From an optimization exercise on the open Yosys and OpenROAD flow, aimed at small area, a short achievable clock period and few clock cycles; shortcuts taken in it are not production practice. The RTL was checked by simulation tests, not by an equivalence proof against the original design.

$ cat flow/design.v
`timescale 1ns / 1ps
module mat_mul #
	(
        parameter integer DIM_LOG = 2,     
        parameter integer DIM = 2**DIM_LOG,
        parameter integer SIZE = DIM*DIM,
        parameter integer SIZE_LOG = 2*DIM_LOG,
        parameter integer DATA_WIDTH = 32
    )
    (
		input wire  s00_axi_aclk,
		input wire  s00_axi_aresetn,
		output wire  s00_axis_tready,
		input wire [DATA_WIDTH-1 : 0] s00_axis_tdata,
		input wire  s00_axis_tlast,
        input wire  s00_axis_tvalid,
		output wire  m00_axis_tvalid,
        output wire [DATA_WIDTH-1 : 0] m00_axis_tdata,
        output wire [(DATA_WIDTH/8)-1 : 0] m00_axis_tstrb,
        output wire  m00_axis_tlast,
        input wire  m00_axis_tready,
        input wire sel,
        input wire start
    );
	reg busy;               
	reg item_done;          
	reg matrix_done;        
	reg start_transfer;     
	reg transfer;           
	reg last_transfer;      
	reg mac_enable;         
    reg [DATA_WIDTH-1 : 0] mem_A [0 : SIZE-1];  
    reg [DATA_WIDTH-1 : 0] mem_B [0 : SIZE-1];  
    reg [DATA_WIDTH-1 : 0] mem_R [0 : SIZE-1];  
    reg [DATA_WIDTH-1 : 0] mat_A;    
    reg [DATA_WIDTH-1 : 0] mat_B;    
    reg [DATA_WIDTH-1 : 0] mat_R;    
    reg [SIZE_LOG-1 : 0] addr_stream_in;     
    reg [SIZE_LOG-1 : 0] addr_stream_out;    
    wire [SIZE_LOG-1 : 0] addr_A;    
    wire [SIZE_LOG-1 : 0] addr_B;    
    reg [SIZE_LOG-1 : 0] addr_R;     
    reg [DIM_LOG-1 : 0] row_cnt;     
    reg [DIM_LOG-1 : 0] col_cnt;     
    reg [DIM_LOG-1 : 0] tmp_cnt;     
    wire [DATA_WIDTH-1 : 0] mad;     
    reg [DATA_WIDTH-1 : 0] mac;      
    assign s00_axis_tready = !busy && !transfer && !start_transfer;  
    always @ (posedge s00_axi_aclk) begin
        if (!s00_axi_aresetn || s00_axis_tlast)
            addr_stream_in <= 0;
        else if (s00_axis_tready && s00_axis_tvalid)  
            addr_stream_in <= addr_stream_in + 1 ;  
    end
    always @ (posedge s00_axi_aclk) begin 
        if (!busy && !transfer && !start_transfer && s00_axis_tready && s00_axis_tvalid && !sel)  
            mem_A [addr_stream_in] <= s00_axis_tdata;
        if (busy)  
            mat_A <= mem_A [addr_A];
    end
    always @ (posedge s00_axi_aclk) begin
        if (!busy && !transfer && !start_transfer && s00_axis_tready && s00_axis_tvalid && sel)  
            mem_B [addr_stream_in] <= s00_axis_tdata;
        if (busy)  
            mat_B <= mem_B [addr_B];
    end
    assign m00_axis_tstrb = 4'hf;    
    assign m00_axis_tdata = mat_R;        
    assign m00_axis_tlast = last_transfer;        
    assign m00_axis_tvalid = transfer;       
    wire load_R = start_transfer || (transfer && m00_axis_tready && !last_transfer);
    always @ (posedge s00_axi_aclk) begin
        if (!s00_axi_aresetn || busy )  
            addr_stream_out <= 0;
        else if (load_R)  
            addr_stream_out <= addr_stream_out + 1 ;  
    end
    always @ (posedge s00_axi_aclk) begin
        if (!s00_axi_aresetn)
            start_transfer <= 0;
        else
            start_transfer <= matrix_done ;  
    end
    always @ (posedge s00_axi_aclk) begin
        if (!s00_axi_aresetn || (last_transfer && m00_axis_tready) )  
            transfer <= 0;
        else if (start_transfer)  
            transfer <= 1;
    end
    always @ (posedge s00_axi_aclk) begin
        if (!s00_axi_aresetn)
            last_transfer <= 0;
        else if (load_R)
            last_transfer <= (addr_stream_out == SIZE - 1) ;
        else if (transfer && m00_axis_tready)
            last_transfer <= 0;  
    end
    always @ (posedge s00_axi_aclk) begin
        if (item_done)  
            mem_R [addr_R] <= mad;  
        if (load_R)  
            mat_R <= mem_R [addr_stream_out];
    end
    always @ (posedge s00_axi_aclk) begin
        if (!s00_axi_aresetn || matrix_done )  
            busy <= 0;
        else if (start)  
            busy <= 1'b1;
    end
    always @ (posedge s00_axi_aclk) begin
        if (!s00_axi_aresetn)
            item_done <= 0;
        else
            item_done <= (tmp_cnt == DIM - 1) ;  
    end
    always @ (posedge s00_axi_aclk) begin
        if (!s00_axi_aresetn)
            matrix_done <= 0;
        else
            matrix_done <= (col_cnt == DIM-1) && (row_cnt == DIM-1) && (tmp_cnt == DIM-1) ;  
    end
    always @ (posedge s00_axi_aclk) begin
        if (!s00_axi_aresetn || (tmp_cnt == DIM ) || start )  
            tmp_cnt <= 0;
        else if (busy)  
            tmp_cnt <= tmp_cnt + 1;
    end
    always @ (posedge s00_axi_aclk) begin
        if (!s00_axi_aresetn || col_cnt==DIM && tmp_cnt==DIM || start )  
            col_cnt <= 0;
        else if (tmp_cnt==DIM -1 && col_cnt<DIM)  
            col_cnt <= col_cnt + 1;
    end
    always @ (posedge s00_axi_aclk) begin
        if (!s00_axi_aresetn || row_cnt==DIM && col_cnt==DIM && tmp_cnt==DIM || start )  
            row_cnt <= 0;
        else if (tmp_cnt==DIM -1 && col_cnt==DIM-1 && row_cnt<DIM)  
            row_cnt <= row_cnt + 1;
    end
    assign addr_A = row_cnt * DIM + tmp_cnt ;  
    assign addr_B = tmp_cnt * DIM + col_cnt ;  
    always @ (posedge s00_axi_aclk) begin
        if (!s00_axi_aresetn || start)
            addr_R <= 0;
        else if (item_done)  
            addr_R <= addr_R + 1;  
    end
    assign mad = mat_A * mat_B + mac;
    always @ (posedge s00_axi_aclk) begin
       if (!s00_axi_aresetn || item_done || start )  
           mac <= 0;
       else if (mac_enable)
           mac <= mad ;  
    end
    always @ (posedge s00_axi_aclk) begin
       if (!s00_axi_aresetn)
           mac_enable <= 0;
       else
           mac_enable <= busy ;  
    end
endmodule
$ cat flow/run.sh
#!/bin/bash
# synth_recipe.tcl (not shown) runs the flow's synth.tcl, then flattens the netlist and writes it again
# the make line also repeats each setting of config.mk as NAME=value (left out here)
make -C /OpenROAD-flow-scripts/flow DESIGN_CONFIG=/design/flow/config.mk WORK_HOME=/design/flow/orfs CLKGATE_MAP_FILE= SYNTH_SCRIPT=/design/flow/synth_recipe.tcl finish
$ cat flow/config.mk
export PLATFORM = sky130hd
export DESIGN_NAME = mat_mul
export DESIGN_NICKNAME = mat_mul
export VERILOG_FILES = /design/flow/design.v
export SDC_FILE = /design/flow/constraint.sdc
export NUM_CORES = 4
export LEC_CHECK = 0
export CAP_MARGIN = 20
export CORE_MARGIN = 2
export CORE_UTILIZATION = 40
export PLACE_DENSITY = 0.6
export SLEW_MARGIN = 20
$ cat flow/constraint.sdc
create_clock -name core_clock -period 10.0 [get_ports {s00_axi_aclk}]
set_input_delay 2.0000 -clock core_clock [delete_from_list [all_inputs] [get_ports {s00_axi_aclk}]]
set_output_delay 2.0000 -clock core_clock [all_outputs]
set_load 0.01 [all_outputs]
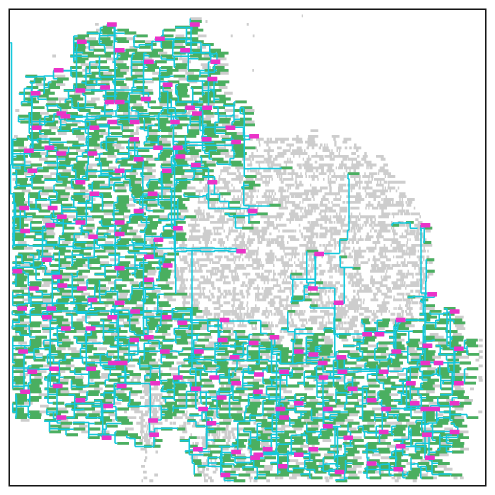
(images/clock_wires.png)
[magenta] clock-net drivers | count: 171
[green] flip-flops | count: 1689
[cyan] clock wires | length: 19400 µm
routed clock nets	172
flops lie	widely spread
Skew-Pair Late Insertion Delay: 830 ps

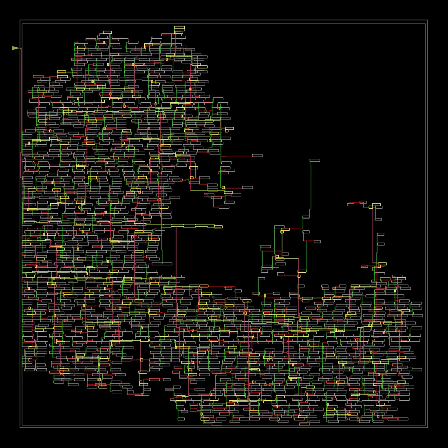
(images/clock_nets.png)
FFs & Latches: 1689
CLK BUF: 218
CTS Sinks: 1689
total CTS buffers: 171

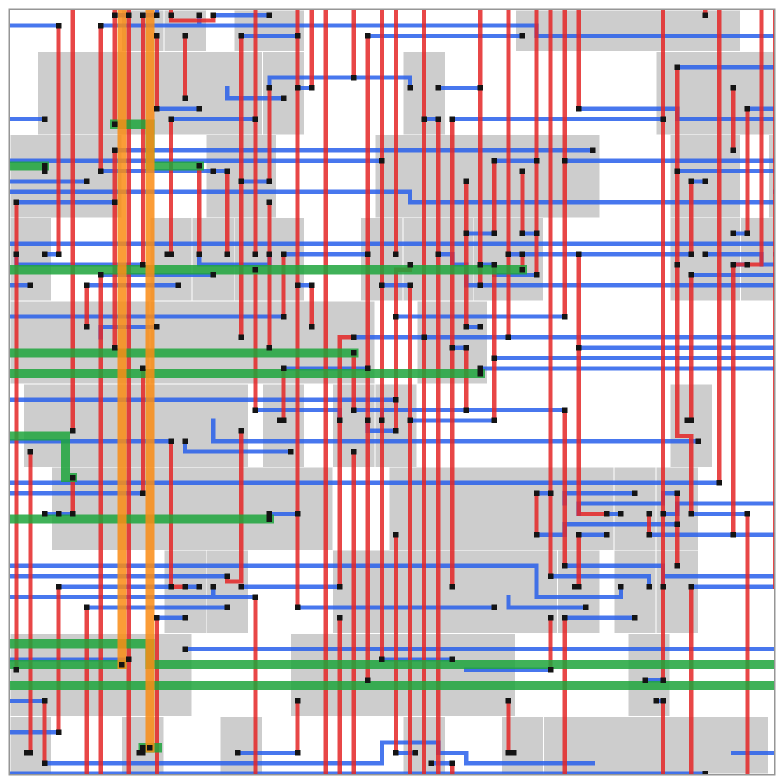
(images/closeup.png)
Region (213, 213) to (238, 238) µm. Cells in gray, sequential cells in the stronger gray; small squares are vias.
color	layer
green	M3
orange	M4
blue	M1
red	M2
sequential cells in the window	0
most frequent	nand2_1 (13), fa_1 (11), inv_1 (10)
cells with their middle in the window	43

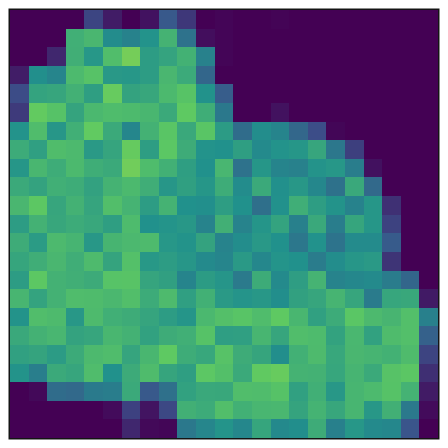
(images/util_map.png)
23 x 23 tiles, from dark purple (low) to yellow (high), 0 to 100% covered.
fullest tile	79%
tiles over 75% full	1.7%
emptiest ninth of the die	top right
mean over tiles	42%
core area: 198000 µm²
fin util: 0.452
Initial Util: 0.403

==> flow_metrics.py <==
metrics = {
    "outcome": {
        "status": "finished clean",
    },
    "global_route": {
        "grtUsageMet2": 0.319,
        "grt_use_total": 0.192,
        "grt_use_met3": 0.0384,
        "busiest_layer": "met2",
        "grt_pass1_vias": 41434,
        "grt_max_degree": 102,
        "grt_overflow_total": 0,
        "met1_usage": 0.258,
        "grt_antenna_before_repair": 16,
        "grt_pass1_wl_mm": 283,
    },
    "yosys": {
        "synth-edff-count": 1632,
        "synth.avg_cell_area_um2": 18.0,
        "ys_top_cells_by_area": "edfxtp_1, mux4_2, fa_1, and2_1, inv_1",
        "synth_seq_cells": 1689,
        "netlist_instances": 4418,
        "yosysSeqAreaShare": 0.630,
        "synth_top_area_frac": 0.615,
        "synthTopCellsByCount": "edfxtp_1, inv_1, mux4_2, fa_1, and2_1",
        "synthDistinctLibCells": 56,
        "synthFlopType": "edfxtp_1",
        "netlist_area_um2": 79700,
        "yosysTopAreaCell": "edfxtp_1",
        "async_reset_ff_frac": 0,
        "yosysMostFrequentCell": "edfxtp_1",
        "yosysWarnings": 1,
    },
    "worst_hold_path": {
        "hp-start": "matrix_done",
        "hp-class": "flop to flop",
        "holdPathStages": 1,
    },
    "die": {
        "row_count": 163,
        "die_area_um2": 203000,
        "dieHeight_um": 450,
        "io-pin-count": 78,
        "fp.dieW_um": 450,
    },
    "sta": {
        "rsz0062_at_grt": "no",
        "slew-limit-headroom": 0.282,
        "finalSetupViolations": 0,
        "period_share": 0.852,
        "period_minus_slack_ps": 8520,
        "finalHoldViolations": 0,
        "slew_violations": 0,
        "setup_ws_ps": 1480,
        "clock_skew_ps": 63.2,
        "fin_tns_setup_ps": 0,
        "timing.fmax_ghz": 0.117,
        "worstMarginPinSlew_ps": 1070,
    },
    "worst_setup_path": {
        "cp_max_fo": 25,
        "cp-start-kind": "flop",
        "crit_required_ps": 10430,
        "end_kind": "flop",
        "crit_start": "mat_B[7]",
        "worst_ep_arrival_time_ps": 8950,
        "crit_type": "flop to flop",
        "r2r_start": "mat_B[7]",
        "worst_r2r_path_depth": 22,
    },
    "cts": {
        "cts_buffer_depth": 3,
        "path_clk_slew_ps": 70,
        "root_buffer": "clkbuf_16",
        "cts_tree": "yes",
        "postCtsSetupBuffers": 0,
        "cts-hold-fix-buffers": 0,
        "post_cts_resized": 0,
        "h-tree-depth": 4,
    },
    "finish": {
        "fin_nets": 5169,
        "drive_gt1_frac": 0.194,
        "final_cells": 7335,
        "area_delta_synth_final_pct": 12.1,
    },
    "detailed_routing": {
        "wl_per_cell_um": 26.1,
        "drt-initial-drc-count": 3311,
        "drc": 0,
        "viasPerCell": 5.29,
        "firstDrtPassIters": 5,
        "totalWireLength_mm": 192,
        "ant_nets": 0,
        "vias": 38773,
    },
    "place": {
        "port_buffers": 73,
        "pre_cts_ws_ps": 1530,
        "dp.cells": 7021,
        "gp_congestion": 0.858,
        "post-dp-hpwl_mm": 116,
    },
    "flow_run": {
        "maxCapViolations": 0,
    },
}
Testbench counts, summed over its fixed seeds: cycles 11,040.
[per-layer routing]
| metal | up-vias | part of all wire |
|---|---|---|
| met5 | - | 0.00039 |
| met4 | 12 | 0.023 |
| met3 | 270 | 0.065 |
| met2 | 1125 | 0.50 |
| met1 | 20937 | 0.41 |
| li1 | 16429 | - |
[layout make-up]
class	instances	area [µm²]
clock buffers	218	4500
fillers	16866	108000
repair buffers	181	1530
well taps	2640	3300
diodes	2	5.00
flip-flops and latches	1689	50200
multi-input cells	2004	27100
clock inverters	92	806
inverters	509	1910
[cell usage in the layout, fill, tap and decap left out, drive strengths merged, types with 69 or more instances in the layout]
cell type	count
and2	310
mux4	480
nand2	275
clkbuf	218
xnor2	73
clkinv	69
fa	438
edfxtp	1632
ha	136
inv	515
nor2	91
buf	118
[state kept, by name, summed over array words and instances (netlist names), 4 cells and up]
name	flops
mat_R	32
addr_stream_out	4
mem_A	512
mat_B	32
mem_R	512
mac	32
addr_R	4
mat_A	32
mem_B	512
addr_stream_in	4
[through the flow]
stage	hold WS, ps	area, µm²
after global placement	401	84000
final	405	89300
after CTS	403	89300
after detailed placement	394	84000
after floorplan	389	79700
after global routing	429	89300
[worst max-delay path, cell delays in order (launching register included)]
cell and delay [ps]:
edfxtp_1 960, and2_1 250, fa_1 440, fa_1 490
fa_1 510, inv_1 50, fa_1 470, inv_1 50
fa_1 500, inv_1 60, fa_1 540, inv_1 50
fa_1 470, inv_1 50, fa_1 470, inv_1 40
ha_1 370, nand4_1 210, or2_1 340, o31ai_2 600
a31oi_4 170, o21bai_2 210, xor2_1 800
[path summary, 6_finish.rpt]
kind / endpoint / slack [ps]
min reg2reg: busy / 410
max: mem_R[1][30] / 1480
max reg2reg: mem_R[1][30] / 1480
min: busy / 410
[cell families after synthesis]
kind of cell / after synthesis / synth area share
flip-flops: 1689 / 0.630
buffers and inverters: 728 / 0.0350
AND/OR/NAND/NOR: 724 / 0.0453
adder cells (fa/ha/maj): 574 / 0.131
multiplexers: 511 / 0.140
XOR/XNOR: 100 / 0.0110
AO/OA/AOI/OAI: 91 / 0.00801
other: 1 / 0.0000471

[what the ideal ports hide]
Ports are ideal in the flow. The routed layout listed here was re-timed in OpenROAD. Step 1 sets driving cells, clkbuf_16 on the clock port and buf_2 on the other inputs (assumed; they add their load-dependent delay and slew). Step 2 also shifts input and output timing later by t, the mid clock arrival at the registers, as if the neighbouring blocks saw the same clock. Slacks: ideal / step 1 / step 2; pairs: ideal / step 1.
t, ns: 0.882
setup WS [ns]: 1.478 / 1.478 / 1.478
worst setup path at the end: register to register
After both steps setup and hold are still met in this run. The setup slack of this run moves by 0.000 ns with the drivers and by 0.000 ns with both steps.
